What follows belongs to an exercise in optimizing a design on an open flow for small area and a short achievable clock period; a production flow would make more cautious choices.
At most, simulation tests tie the RTL to the original design; equivalence was not proved.
Some runs may be left out. An edit can pass the tests and still lose a function that they never use.
No functional check of the RTL was part of run 2.

File: flow/run.sh
#!/bin/bash
# synth_recipe.tcl (not shown) runs the flow's synth.tcl, then flattens the netlist and writes it again
# the make line also repeats each setting of config.mk as NAME=value (left out here)
make -C /OpenROAD-flow-scripts/flow DESIGN_CONFIG=/design/flow/config.mk WORK_HOME=/design/flow/orfs CLKGATE_MAP_FILE= SYNTH_SCRIPT=/design/flow/synth_recipe.tcl finish
File: flow/config.mk
export PLATFORM = sky130hd
export DESIGN_NAME = DCT
export DESIGN_NICKNAME = DCT
export VERILOG_FILES = /design/flow/design.v
export SDC_FILE = /design/flow/constraint.sdc
export NUM_CORES = 4
export LEC_CHECK = 0
export CAP_MARGIN = 20
export CORE_MARGIN = 2
export CORE_UTILIZATION = 40
export SLEW_MARGIN = 20
File: flow/constraint.sdc
create_clock -name core_clock -period 4.5 [get_ports {clk}]
set_input_delay 0.9000 -clock core_clock [delete_from_list [all_inputs] [get_ports {clk}]]
set_output_delay 0.9000 -clock core_clock [all_outputs]
set_load 0.01 [all_outputs]
File: flow/design.v
module DCT(clk,rst_n,ena,done,
			data_in0,data_in1,data_in2,data_in3,data_in4,data_in5,data_in6,data_in7,
			data_out0,data_out1,data_out2,data_out3,data_out4,data_out5,data_out6,data_out7);
parameter DATA_IN_WIDTH = 8;
parameter DATA_IN_SIGNED_WIDTH = DATA_IN_WIDTH + 1'b1;
parameter FACTOR_WIDTH = 4;
parameter FACTOR_SIGNED_WIDTH = FACTOR_WIDTH + 1'b1;
parameter TEMP_MULTIPLY_SIGNED_WIDTH = 17;  
parameter TEMP_ADDER_SIGNED_WIDTH = 18;
parameter DATA_OUT_SIGNED_WIDTH = 19;
input clk,rst_n,ena;
input signed [DATA_IN_SIGNED_WIDTH - 1:0] data_in0,data_in1,data_in2,data_in3,data_in4,data_in5,data_in6,data_in7;
output signed [DATA_OUT_SIGNED_WIDTH - 1:0] data_out0,data_out1,data_out2,data_out3,data_out4,data_out5,data_out6,data_out7;
output done;
reg signed [DATA_OUT_SIGNED_WIDTH - 1:0] data_out0,data_out1,data_out2,data_out3,data_out4,data_out5,data_out6,data_out7;
reg signed [DATA_OUT_SIGNED_WIDTH - 1:0] data_out_reg0,data_out_reg1,data_out_reg2,data_out_reg3,
			 data_out_reg4,data_out_reg5,data_out_reg6,data_out_reg7;
reg done;
reg done_pre;
reg signed [DATA_IN_SIGNED_WIDTH :0] M0,M1,M2,M3,P0,P1,P2,P3;
reg signed [DATA_IN_SIGNED_WIDTH :0] M0_reg1,M1_reg1,M2_reg1,M3_reg1,P0_reg1,P1_reg1,P2_reg1,P3_reg1;
reg signed [DATA_IN_SIGNED_WIDTH :0] M0_reg2,M1_reg2,M2_reg2,M3_reg2,P0_reg2,P1_reg2,P2_reg2,P3_reg2;
reg signed [DATA_IN_SIGNED_WIDTH + 1:0] M03,M12,P03,P12;
reg signed [DATA_IN_SIGNED_WIDTH + 1:0] M03_reg1,M12_reg1,P03_reg1,P12_reg1;
reg signed [DATA_IN_SIGNED_WIDTH + 2:0] M4,P4;
reg signed [TEMP_MULTIPLY_SIGNED_WIDTH - 1:0] tempMultiply[21:0];
reg signed [TEMP_ADDER_SIGNED_WIDTH - 1:0] tempAdder[11:0];
reg pipe0;
reg pipe1;
reg pipe2;
reg pipe3;
reg pipe4;
localparam signed [FACTOR_SIGNED_WIDTH - 1:0]	C1 = 4'd15,
				C2 = 4'd14,
				C3 = 4'd13,
				C4 = 4'd11,
				C5 = 4'd9,
				C6 = 4'd6,
				C7 = 4'd3;
  always@(posedge clk or negedge rst_n)
    begin
	   if(!rst_n)
		  begin
			 pipe0 <= 0;
		    M0 <= 10'b0;
			 M1 <= 10'b0;
			 M2 <= 10'b0;
			 M3 <= 10'b0;
			 P0 <= 10'b0;
			 P1 <= 10'b0;
			 P2 <= 10'b0;
			 P3 <= 10'b0;
			 M0_reg1 <= 10'b0;
			 M1_reg1 <= 10'b0;
			 M2_reg1 <= 10'b0;
			 M3_reg1 <= 10'b0;
			 P0_reg1 <= 10'b0;
			 P1_reg1 <= 10'b0;
			 P2_reg1 <= 10'b0;
			 P3_reg1 <= 10'b0;
			 M0_reg2 <= 10'b0;
			 M1_reg2 <= 10'b0;
			 M2_reg2 <= 10'b0;
			 M3_reg2 <= 10'b0;
			 P0_reg2 <= 10'b0;
			 P1_reg2 <= 10'b0;
			 P2_reg2 <= 10'b0;
			 P3_reg2 <= 10'b0;
		  end
		else
		  begin
		    pipe0 <= ena;
		    if(pipe1)
			   begin
				M0 <= M0_reg2;
				M1 <= M1_reg2;
				M2 <= M2_reg2;
				M3 <= M3_reg2;
				P0 <= P0_reg2;
				P1 <= P1_reg2;
				P2 <= P2_reg2;
				P3 <= P3_reg2;
				end
		    if(pipe0)
			   begin
				M0_reg2 <= M0_reg1;
				M1_reg2 <= M1_reg1;
				M2_reg2 <= M2_reg1;
				M3_reg2 <= M3_reg1;
				P0_reg2 <= P0_reg1;
				P1_reg2 <= P1_reg1;
				P2_reg2 <= P2_reg1;
				P3_reg2 <= P3_reg1;
				end
		    if(ena)
			   begin
				M0_reg1 <= data_in0 - data_in7;
				M1_reg1 <= data_in1 - data_in6;
				M2_reg1 <= data_in2 - data_in5;
				M3_reg1 <= data_in3 - data_in4;
				P0_reg1 <= data_in0 + data_in7;
				P1_reg1 <= data_in1 + data_in6;
				P2_reg1 <= data_in2 + data_in5;
				P3_reg1 <= data_in3 + data_in4;
				end
		  end
	 end
  always@(posedge clk or negedge rst_n)
    begin
	   if(!rst_n)
		  begin
		    M03 <= 11'b0;
			 M12 <= 11'b0;
			 P03 <= 11'b0;
			 P12 <= 11'b0;
			 pipe1 <= 0;
			 M03_reg1 <= 11'b0;
			 M12_reg1 <= 11'b0;
			 P03_reg1 <= 11'b0;
			 P12_reg1 <= 11'b0;
		  end
		else
		  begin
		    pipe1 <= pipe0;
		    if(pipe1)
			   begin
				M03 <= M03_reg1;
				M12 <= M12_reg1;
				P03 <= P03_reg1;
				P12 <= P12_reg1;
				end
		    if(pipe0)
			   begin
				M03_reg1 <= P0_reg1 - P3_reg1;
				M12_reg1 <= P1_reg1 - P2_reg1;
				P03_reg1 <= P0_reg1 + P3_reg1;
				P12_reg1 <= P1_reg1 + P2_reg1;
				end
		  end
	 end
  always@(posedge clk or negedge rst_n)
    begin
	   if(!rst_n)
		  begin
		    M4 <= 12'b0;
			 P4 <= 12'b0;
			 pipe2 <= 0;
		  end
		else
		  begin
		    pipe2 <= pipe1;
		    if(pipe1)
			   begin
				  M4 <= P03_reg1 - P12_reg1;
				  P4 <= P03_reg1 + P12_reg1;
				end
		  end
	 end
always@(posedge clk or negedge rst_n)
  begin
    if(!rst_n)
	   begin
		 tempMultiply[0]  <= 18'b0;
		 tempMultiply[1]  <= 18'b0;
		 tempMultiply[2]  <= 18'b0;
		 tempMultiply[3]  <= 18'b0;
		 tempMultiply[4]  <= 18'b0;
		 tempMultiply[5]  <= 18'b0;
		 tempMultiply[6]  <= 18'b0;
		 tempMultiply[7]  <= 18'b0;
		 tempMultiply[8]  <= 18'b0;
		 tempMultiply[9]  <= 18'b0;
		 tempMultiply[10]  <= 18'b0;
		 tempMultiply[11]  <= 18'b0;
		 tempMultiply[12]  <= 18'b0;
		 tempMultiply[13]  <= 18'b0;
		 tempMultiply[14]  <= 18'b0;
		 tempMultiply[15]  <= 18'b0;
		 tempMultiply[16]  <= 18'b0;
		 tempMultiply[17]  <= 18'b0;
		 tempMultiply[18]  <= 18'b0;
		 tempMultiply[19]  <= 18'b0;
		 tempMultiply[20]  <= 18'b0;
		 tempMultiply[21]  <= 18'b0;
		 pipe3 <= 0;
      end
    else
		begin
		 pipe3 <= pipe2;
		 if(pipe2)
		   begin
			 tempMultiply[0]  <= P4*C4;
			 tempMultiply[1]  <= M0*C1;
			 tempMultiply[2]  <= M1*C3;
			 tempMultiply[3]  <= M2*C5;
			 tempMultiply[4]  <= M3*C7;
			 tempMultiply[5]  <= M03*C2;
			 tempMultiply[6]  <= M12*C6;
			 tempMultiply[7]  <= M0*C3;
			 tempMultiply[8]  <= M1*C7;
			 tempMultiply[9]  <= M2*C1;
			 tempMultiply[10]  <= M3*C5;
			 tempMultiply[11]  <= M4*C4;
			 tempMultiply[12]  <= M0*C5;
			 tempMultiply[13]  <= M1*C1;
			 tempMultiply[14]  <= M2*C7;
			 tempMultiply[15]  <= M3*C3;
			 tempMultiply[16]  <= M03*C6;
			 tempMultiply[17]  <= M12*C2;
			 tempMultiply[18]  <= M0*C7;
			 tempMultiply[19]  <= M1*C5;
			 tempMultiply[20]  <= M2*C3;
			 tempMultiply[21]  <= M3*C1;
			end
	  end		  
  end
always@(posedge clk or negedge rst_n)
  begin
    if(!rst_n)
	   begin
			tempAdder[0]  <= 17'b0;
			tempAdder[1]  <= 17'b0;
			tempAdder[2]  <= 17'b0;
			tempAdder[3]  <= 17'b0;
			tempAdder[4]  <= 17'b0;
			tempAdder[5]  <= 17'b0;
			tempAdder[6]  <= 17'b0;
			tempAdder[7]  <= 17'b0;
			tempAdder[8]  <= 17'b0;
			tempAdder[9]  <= 17'b0;
			tempAdder[10]  <= 17'b0;
			tempAdder[11]  <= 17'b0;
			pipe4 <= 0;
      end
    else
		begin
		 pipe4 <= pipe3;
		 if(pipe3)
		   begin
				tempAdder[0]  <= tempMultiply[0];
				tempAdder[1]  <= tempMultiply[1] + tempMultiply[2];
				tempAdder[2]  <= tempMultiply[3] + tempMultiply[4];
				tempAdder[3]  <= tempMultiply[5] + tempMultiply[6];
				tempAdder[4]  <= tempMultiply[7] - tempMultiply[8];
				tempAdder[5]  <= tempMultiply[9] + tempMultiply[10];
				tempAdder[6]  <= tempMultiply[11];
				tempAdder[7]  <= tempMultiply[12] - tempMultiply[13];
				tempAdder[8]  <= tempMultiply[14] + tempMultiply[15];
				tempAdder[9]  <= tempMultiply[16] - tempMultiply[17];
				tempAdder[10]  <= tempMultiply[18] - tempMultiply[19];
				tempAdder[11]  <= tempMultiply[20] - tempMultiply[21];
			end
	  end		  
  end
always@(posedge clk or negedge rst_n)
  begin
    if(!rst_n)
	   begin
			 data_out_reg0 <= 18'b0;
			 data_out_reg1 <= 18'b0;
			 data_out_reg2 <= 18'b0;
			 data_out_reg3 <= 18'b0;
			 data_out_reg4 <= 18'b0;
			 data_out_reg5 <= 18'b0;
			 data_out_reg6 <= 18'b0;
			 data_out_reg7 <= 18'b0;
			 done_pre <= 0;
      end
    else
		begin
		 done_pre <= pipe4;
		 if(pipe4)
		   begin
			 data_out_reg0  <= tempAdder[0];
			 data_out_reg1  <= tempAdder[1] + tempAdder[2];
			 data_out_reg2  <= tempAdder[3];
			 data_out_reg3  <= tempAdder[4] - tempAdder[5];
			 data_out_reg4  <= tempAdder[6];
			 data_out_reg5  <= tempAdder[7] + tempAdder[8];
			 data_out_reg6  <= tempAdder[9];
			 data_out_reg7  <= tempAdder[10] + tempAdder[11];
			end
	  end		  
  end
always@(posedge clk or negedge rst_n)
  begin
    if(!rst_n)
	   begin
		  data_out0 <= 18'b0;
		  data_out1 <= 18'b0;
		  data_out2 <= 18'b0;
		  data_out3 <= 18'b0;
		  data_out4 <= 18'b0;
		  data_out5 <= 18'b0;
		  data_out6 <= 18'b0;
		  data_out7 <= 18'b0;
		  done <= 0;
      end
    else
	  begin
	    done <= done_pre;
	    if(done_pre)
		   begin
			 data_out0 <= data_out_reg0;
			 data_out1 <= data_out_reg1;
			 data_out2 <= data_out_reg2;
			 data_out3 <= data_out_reg3;
			 data_out4 <= data_out_reg4;
			 data_out5 <= data_out_reg5;
			 data_out6 <= data_out_reg6;
			 data_out7 <= data_out_reg7;
			end
	  end		  
  end
endmodule 
Figure 1. Routed metal per tile (run 1).
(1 px per µm) The die is cut into 21 by 21 equal tiles; black is low, pale yellow is high, scaled to the fullest tile. Values are wire area over tile area, all layers added.
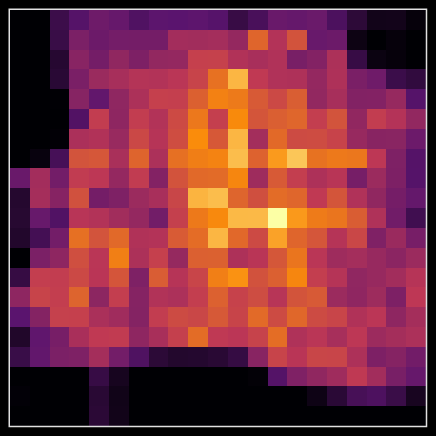
nearly empty tiles: 15%
tiles over half the peak: 32%
mean over tiles: 0.17

Figure 2. Clock wiring as the flow saved it (run 1).
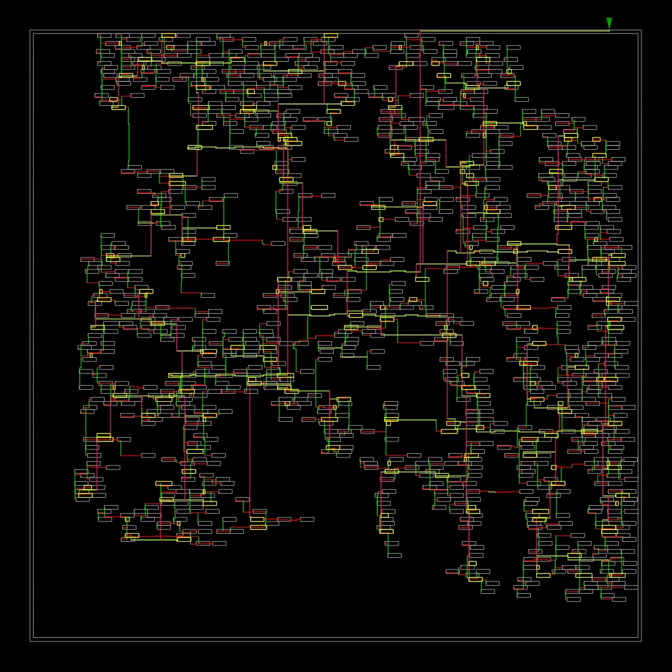
clock latency (worst-skew pair): 780 ps
Sink Count: 1029

Figure 3. Routed clock nets over the placement (run 1).
(1 px per µm)
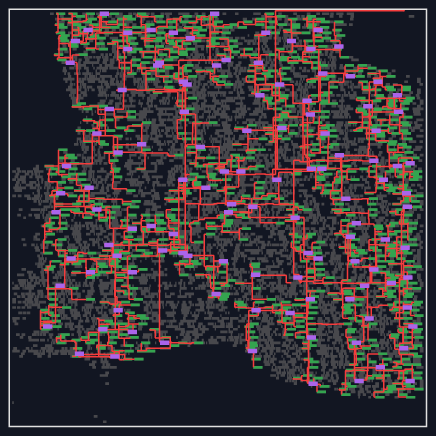
[clock-net drivers] purple | count: 116
[flip-flops] green | count: 1029
[clock wires] red | length: 14200 µm
routed clock nets: 117
Worst Skew: 70.3 ps

Figure 4. Signal wires on met3 (run 1).
(1 px per µm)
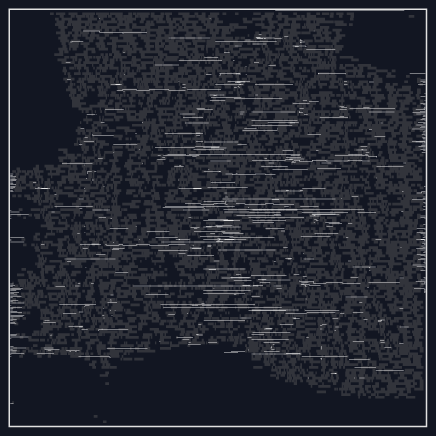
main direction: horizontal
nets with wire on the layer: 456
wire length on this layer: 7500 µm
longest straight run: 140 µm
share of all routed wire: 4.1%

==> results.json, run 1 <==
{
  "port_buffers": 225,
  "hold_viol": 0,
  "regArea_um2": 25800,
  "reg2reg_slack_ps": 450,
  "grt_use_met1": 0.316,
  "drt_wl_total_um": 184000,
  "critical_path_arrival_ps": 4650,
  "initial_utilization": 0.402,
  "antenna_found_initial": 18,
  "clk_pin_slew_worst_paths_ps": 60,
  "worst_pin_slew_ps": 1120,
  "synth_ff_type": "dfrtp_1",
  "hold_class": "in -> async",
  "routed_via_density": 5.31,
  "die_w_um": 416,
  "synth_top_area_share": 0.380,
  "reg2reg_from": "M1[1]",
  "fin_tns_setup_ps": 0,
  "whs_ps": 257,
  "yosys_warnings": 3,
  "grt_busiest_layer": "met2",
  "ys_ff_latch": 1029,
  "synth.avg_cell_area_um2": 10.2,
  "area_growth_pct": 13.5,
  "drt-wirelength-per-cell_um": 20.1,
  "htree_levels": 3,
  "nets": 7812,
  "post-route-period-util": 0.900,
  "cts_made_buffers": 116,
  "grt_setup_unrepaired": "no",
  "async_flop_share": 1.00,
  "synth_edf_count": 0,
  "synth_common_cells": "dfrtp_1, ha_1, inv_1, mux2_2, nor2_1",
  "grt_max_degree": 154,
  "tritoncts": "done",
  "crit_fanout": 6,
  "drcViolationCount": 0,
  "grt_overflow": 0,
  "post_cts_buffers": 0,
  "fmax_mhz": 247,
  "synth_area_leaders": "dfrtp_1, ha_1, mux2_2",
  "clk_path_buf_depth": 3,
  "dieArea_um2": 173000,
  "root_buffer": "clkbuf_16",
  "multi_input_area_um2": 38700,
  "fillers": 15900,
  "grt_usage": 0.213,
  "ios": 228,
  "ff2ff_path_depth": 14,
  "critPathCaptureType": "flip-flop",
  "period_needed_ps": 4050,
  "required_ps": 5100,
  "place_congestion": 0.889,
  "seq_area_frac_synth": 0.380,
  "setup_viol_count_final": 0,
  "dp_hpwl_um": 146000,
  "grt_pass1_wl_um": 290000,
  "status": "no timing/DRC/antenna violations",
  "grt_use_met3": 0.0222,
  "crit_type": "reg -> reg",
  "first_pass_iters": 5,
  "grt_pass1_vias": 48200,
  "synth_top_area_cell": "dfrtp_1",
  "synth_cell_types": 77,
  "cts_resized": 0,
  "coreArea_um2": 169000,
  "setup.worst_path.start_class": "flip-flop",
  "row_count": 151,
  "max_cap_viol_count": 0,
  "netlist_instances": 6634,
  "die_h_um": 416,
  "drt-initial-drc-count": 3237,
  "synth.most_common_cell": "dfrtp_1",
  "ant_nets": 0,
  "holdBufCountCts": 0,
  "r2r_end": "tempMultiply[13][13]",
  "use_met2": 0.333
}
-- run 1: area by class of cell --
cell class | instances | share of cell area
diodes | 7 | 0.000227
clock buffers | 155 | 0.0426
clock inverters | 63 | 0.0124
inverters | 696 | 0.0339
multi-input cells | 4707 | 0.502
flip-flops and latches | 1029 | 0.335
well taps | 2218 | 0.0360
repair buffers | 290 | 0.0379
-- run 1: worst max-delay path by stage --
stage | endpoint | startpoint | slack, ps
global placement | tempMultiply[9][13] | M2[2] | 530
floorplan | tempMultiply[13][13] | M1[3] | 750
CTS | tempMultiply[13][13] | M1[1] | 420
detailed placement | tempMultiply[9][13] | M2[2] | 500
finish | tempMultiply[13][13] | M1[1] | 450
global route | tempMultiply[13][13] | M1[1] | 160
-- run 1: stage by stage --
step / area (µm²) / setup slack [ps] / std cells / utilization
final: 77000 / 448 / 9165 / 0.456
after global routing: 77000 / 158 / 9158 / 0.456
after CTS: 77000 / 419 / 9158 / 0.456
after detailed placement: 72800 / 496 / 8940 / 0.431
after global placement: 72800 / 530 / 8940 / 0.431
after floorplan: 67800 / 748 / 6635 / -
-- run 1: critical path, cell delays in order, from the launching register on --
cell and delay (ps):
dfrtp_1 440, ha_1 390, xor2_1 220, ha_1 290, inv_1 50, fa_1 510
inv_1 50, ha_1 340, a21oi_1 190, a21o_1 180, a31oi_1 110, or4_1 420
a31oi_1 190, xnor3_1 230, mux2_2 260
-- run 1: layout by cell type (no fill, tap or decap), drive strengths merged, types with 57 or more instances in the layout --
| master | instances |
|---|---|
| ha | 712 |
| buf | 67 |
| clkbuf | 155 |
| mux2 | 578 |
| nor3 | 137 |
| nor2 | 407 |
| nand2b | 69 |
| nand3 | 59 |
| fa | 185 |
| o21a | 104 |
| a31oi | 78 |
| a211oi | 57 |
| a21o | 96 |
| clkdlybuf4s50 | 223 |
| inv | 696 |
| o31ai | 84 |
| dfrtp | 1029 |
| xnor2 | 338 |
| nor2b | 109 |
| xor2 | 99 |
| o21ai | 374 |
| a21oi | 370 |
| nand2 | 359 |
-- run 1: kinds of logic after synthesis --
kind of cell,synth area share
AO/OA/AOI/OAI,0.131
XOR/XNOR,0.0571
adder cells (fa/ha/maj),0.186
buffers and inverters,0.0505
flip-flops,0.380
multiplexers,0.103
other,0.0000553
AND/OR/NAND/NOR,0.0936
-- run 1: sequential cells by signal (all words and copies together), names as in the netlist, 17 cells and up --
register	flops
data_out0	17
data_out1	19
data_out2	17
data_out3	18
data_out5	18
data_out7	18
data_out_reg0	17
data_out_reg1	19
data_out_reg2	17
data_out_reg3	18
data_out_reg5	18
data_out_reg7	18
tempAdder	202
tempMultiply	299
-- run 1: metal layers --
| layer | part of all wire | vias up |
|---|---|---|
| met2 | 0.44 | 940 |
| met1 | 0.49 | 24100 |
| met4 | 0.022 | 2 |
| li1 | - | 23400 |
| met3 | 0.041 | 210 |
| met5 | 0.000071 | - |
Figure 5. Close-up of the layout (run 1).
Window x 94 to 114, y 302 to 322 µm. Cells in grey, sequential cells in the stronger grey; small squares are vias.
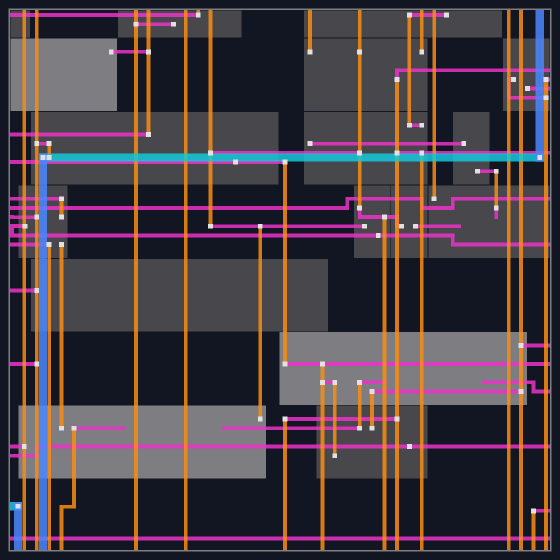

## Run 2: large edit since run 1, in outline
flow/design.v: 315 -> 1264 lines; modules unchanged: 0
  DCT: edited, 315 -> 1264 lines
Figure 6. Close-up of the layout (run 2).
Window x 61 to 81, y 203 to 223 µm. Cells in grey, sequential cells in the stronger grey; small squares are vias.
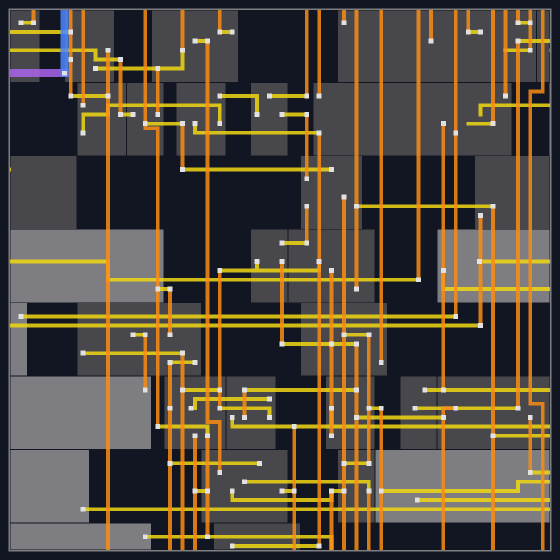
| layer | colour |
|---|---|
| M2 | orange |
| M1 | yellow |
| M3 | purple |
| M4 | blue |
cells with their middle in the window: 24
most frequent: dfxtp_1 (4), a21oi_1 (3), xnor2_1 (3)
sequential cells in the window: 4
netlist names of flops here include: rya5 (2), ryb5 (2)

Figure 7. Clock wiring as the flow saved it (run 2).
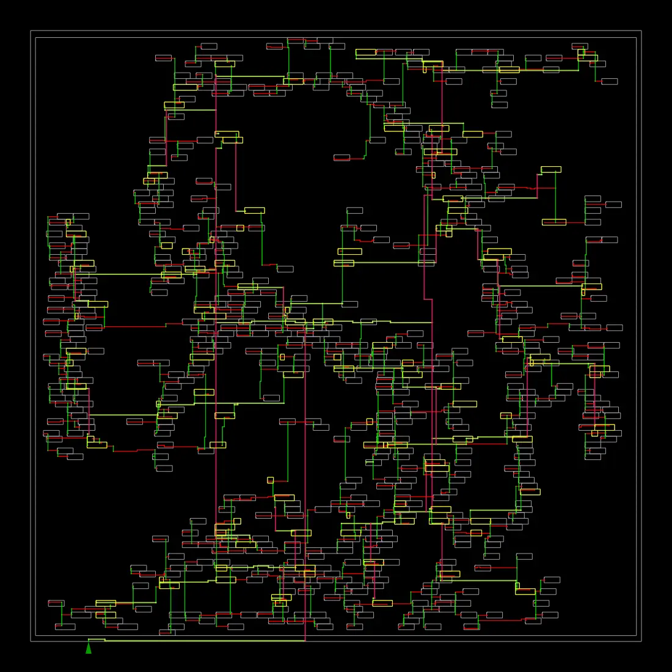
Worst Skew: 29.1 ps
cts bufs inserted: 68
clock latency (worst-skew pair): 630 ps

==> results.json, run 2 <==
{
  "worst_pin_slew_ps": 873,
  "ys_ff_latch": 582,
  "period_needed_ps": 3650,
  "grt_overflow": 0,
  "place_congestion": 0.866,
  "grt_usage": 0.175,
  "final_cell_mix": "inv_1, dfxtp_1, fa_1",
  "grt_pass1_vias": 20200,
  "area_growth_pct": 18.1,
  "seq_area_frac_synth": 0.374,
  "post_cts_buffers": 0,
  "synth_edf_count": 0,
  "synth.avg_cell_area_um2": 10.8,
  "clk_pin_slew_worst_paths_ps": 60,
  "slew_headroom": 0.403,
  "root_buffer": "clkbuf_16",
  "antenna_cells": 0,
  "tritoncts": "done",
  "critPathCaptureType": "flip-flop",
  "synth_ff_type": "dfxtp_1",
  "drcViolationCount": 0,
  "cts.sinks": 582,
  "synth_top_area_cell": "dfxtp_1",
  "drt-initial-drc-count": 1001,
  "dp_hpwl_um": 56000,
  "crit_type": "reg -> reg",
  "initial_utilization": 0.404,
  "setup_viol_count_final": 0,
  "critical_path_arrival_ps": 4150,
  "drt-wirelength-per-cell_um": 16.4,
  "synth_area_um2": 31200,
  "max_cap_viol_count": 0,
  "cp_slowest_cell": "a2111oi_0",
  "port_buffers": 225,
  "cp_cell_sequence": "inv_1 -> ha_1 -> nor2b_1 -> o21a_1 -> o31ai_1 -> a21oi_1 -> xnor2_1 -> ha_1 -> nand2_1 -> a211oi_1 -> a2111oi_0 -> a21oi_1 -> xor2_1",
  "dieArea_um2": 80300,
  "drv_slew": 0,
  "finalWorstSetupSlack_ps": 849,
  "status": "no timing/DRC/antenna violations",
  "grt_setup_unrepaired": "no",
  "crit_fanout": 8,
  "fin_area_um2": 36900,
  "cts_resized": 0,
  "hold_viol": 0,
  "grt_pass1_wl_um": 110000,
  "via_count": 19300,
  "fin_tns_setup_ps": 0,
  "synth_area_leaders": "dfxtp_1, fa_1, ha_1",
  "first_pass_iters": 5,
  "die_w_um": 283,
  "holdBufCountCts": 0,
  "antenna_found_initial": 5,
  "placed_area_um2": 34500,
  "whs_ps": 301,
  "cpPeakStageDelay_ps": 800,
  "required_ps": 5000,
  "synth_common_cells": "inv_1, dfxtp_1, fa_1, ha_1, nor2_1",
  "ant_nets": 0,
  "coreArea_um2": 77300,
  "yosys_warnings": 1,
  "fin_util": 0.477,
  "drt_wl_total_um": 69200,
  "htree_levels": 3,
  "async_flop_share": 0.00859,
  "netlist_instances": 2889,
  "clk_path_buf_depth": 3,
  "die_h_um": 283,
  "dp_slack_ps": 868,
  "ios": 228,
  "nets": 3850,
  "setup.worst_path.start_class": "flip-flop",
  "synth.most_common_cell": "inv_1",
  "synth_top_area_share": 0.370,
  "post-route-period-util": 0.811,
  "drive_gt1_frac": 0.0396,
  "hold_class": "reg -> reg",
  "fmax_mhz": 274,
  "grt_max_degree": 15,
  "routed_via_density": 4.58,
  "synth_cell_types": 67,
  "layout_commonest_cell": "inv_1",
  "row_count": 102
}
Figure 8. Routed clock nets over the placement (run 2).
(1.5 px per µm)
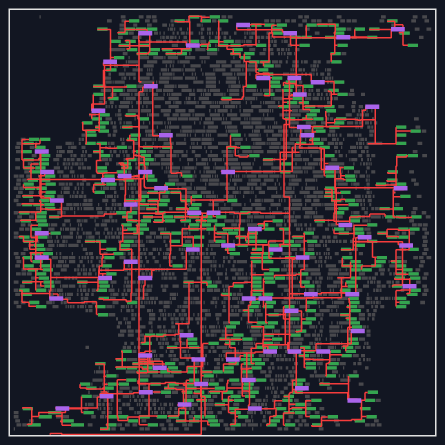
[clock-net drivers] purple | count: 68
[flip-flops] green | count: 582
[clock wires] red | length: 7660 µm
routed clock nets: 69

run 2: changes by cell type after synthesis, moves of 146 or more:
cell,previous run,this run
nor2_1,407,134
nand2_1,359,51
mux2_2,577,0
dfrtp_1,1029,5
xnor2_1,338,129
fa_1,185,331
a21oi_1,370,124
ha_1,712,312
dfxtp_1,0,577
o21ai_0,374,93
run 2: cells by family after synthesis:
logic type	count (synthesis)	synth area share
multiplexers	6	0.00192
adder cells (fa/ha/maj)	643	0.337
flip-flops	582	0.374
AND/OR/NAND/NOR	370	0.0581
XOR/XNOR	191	0.0536
AO/OA/AOI/OAI	457	0.0947
buffers and inverters	639	0.0805
other	1	0.000120
run 2: final timing paths:
kind | cells past startpoint | slack [ps] | end | from
worst min register to register | 0 | 300 | rm2_c[3] | rm2[3]
worst max-delay path | 13 | 850 | rs[10] | rp3[1]
worst max register to register | 13 | 850 | rs[10] | rp3[1]
min in group asynchronous | 1 | 510 | vld[0] | rst_n
worst min-delay path | 0 | 300 | rm2_c[3] | rm2[3]
max in group asynchronous | 1 | 3800 | vld[4] | rst_n
run 2: routing by layer:
layer  GRT usage  share of wire  vias to the layer above
met5           0              0                        -
met4      0.0594          0.026                        0
met3      0.0294          0.047                      100
met2       0.274           0.44                      411
met1       0.247           0.49                     9240
li1            -              -                     9598
run 2: area by class of cell:
class	instances	area, µm²
Clock buffer	88	1930
Tap cell	1040	1300
Multi-Input combinational cell	1669	17000
Fill cell	7209	40500
Inverter	581	2180
Clock inverter	31	458
Timing Repair Buffer	230	2290
Sequential cell	582	11700
run 2: worst max-delay path: cells and delay by family, from the launching register on:
kind,cells,cell delay (ps)
adder cells (fa/ha/maj),2,650
XOR/XNOR,2,460
AO/OA/AOI/OAI,6,1770
buffers and inverters,1,70
AND/OR/NAND/NOR,2,140
flip-flops,1,430
run 2: metrics by stage:
step	instances
5_1_grt	4221
4_1_cts	4221
6_report	4221
3_3_place_gp	4102
3_5_place_dp	4102
2_1_floorplan	2890

[separate check: timing with driven ports]
The results above use ideal ports. As a check the final layouts listed here were re-extracted and re-timed, cells and wires unchanged.
Step 1: set_driving_cell puts a clkbuf_16 on clk and a buf_2 on each other input, an assumption about the parent block.
Step 2 also shifts input and output timing later by t, the mid clock arrival at the registers, as if the neighbouring blocks saw the same clock.
Three values: ideal ports, drivers, drivers and shift; two values: the first two.
run | shift t [ns] | slack for setup (ns) | hold WS [ns] | latest minus earliest clock arrival (ns)
run 1 | 0.823 | 0.448 / 0.448 / 0.448 | 0.257 / 0.224 / 0.481 | 0.073 / 0.072
run 2 | 0.673 | 0.849 / 0.849 / 0.849 | 0.301 / 0.301 / 0.301 | 0.029 / 0.029
After both steps every run listed still meets setup and hold.
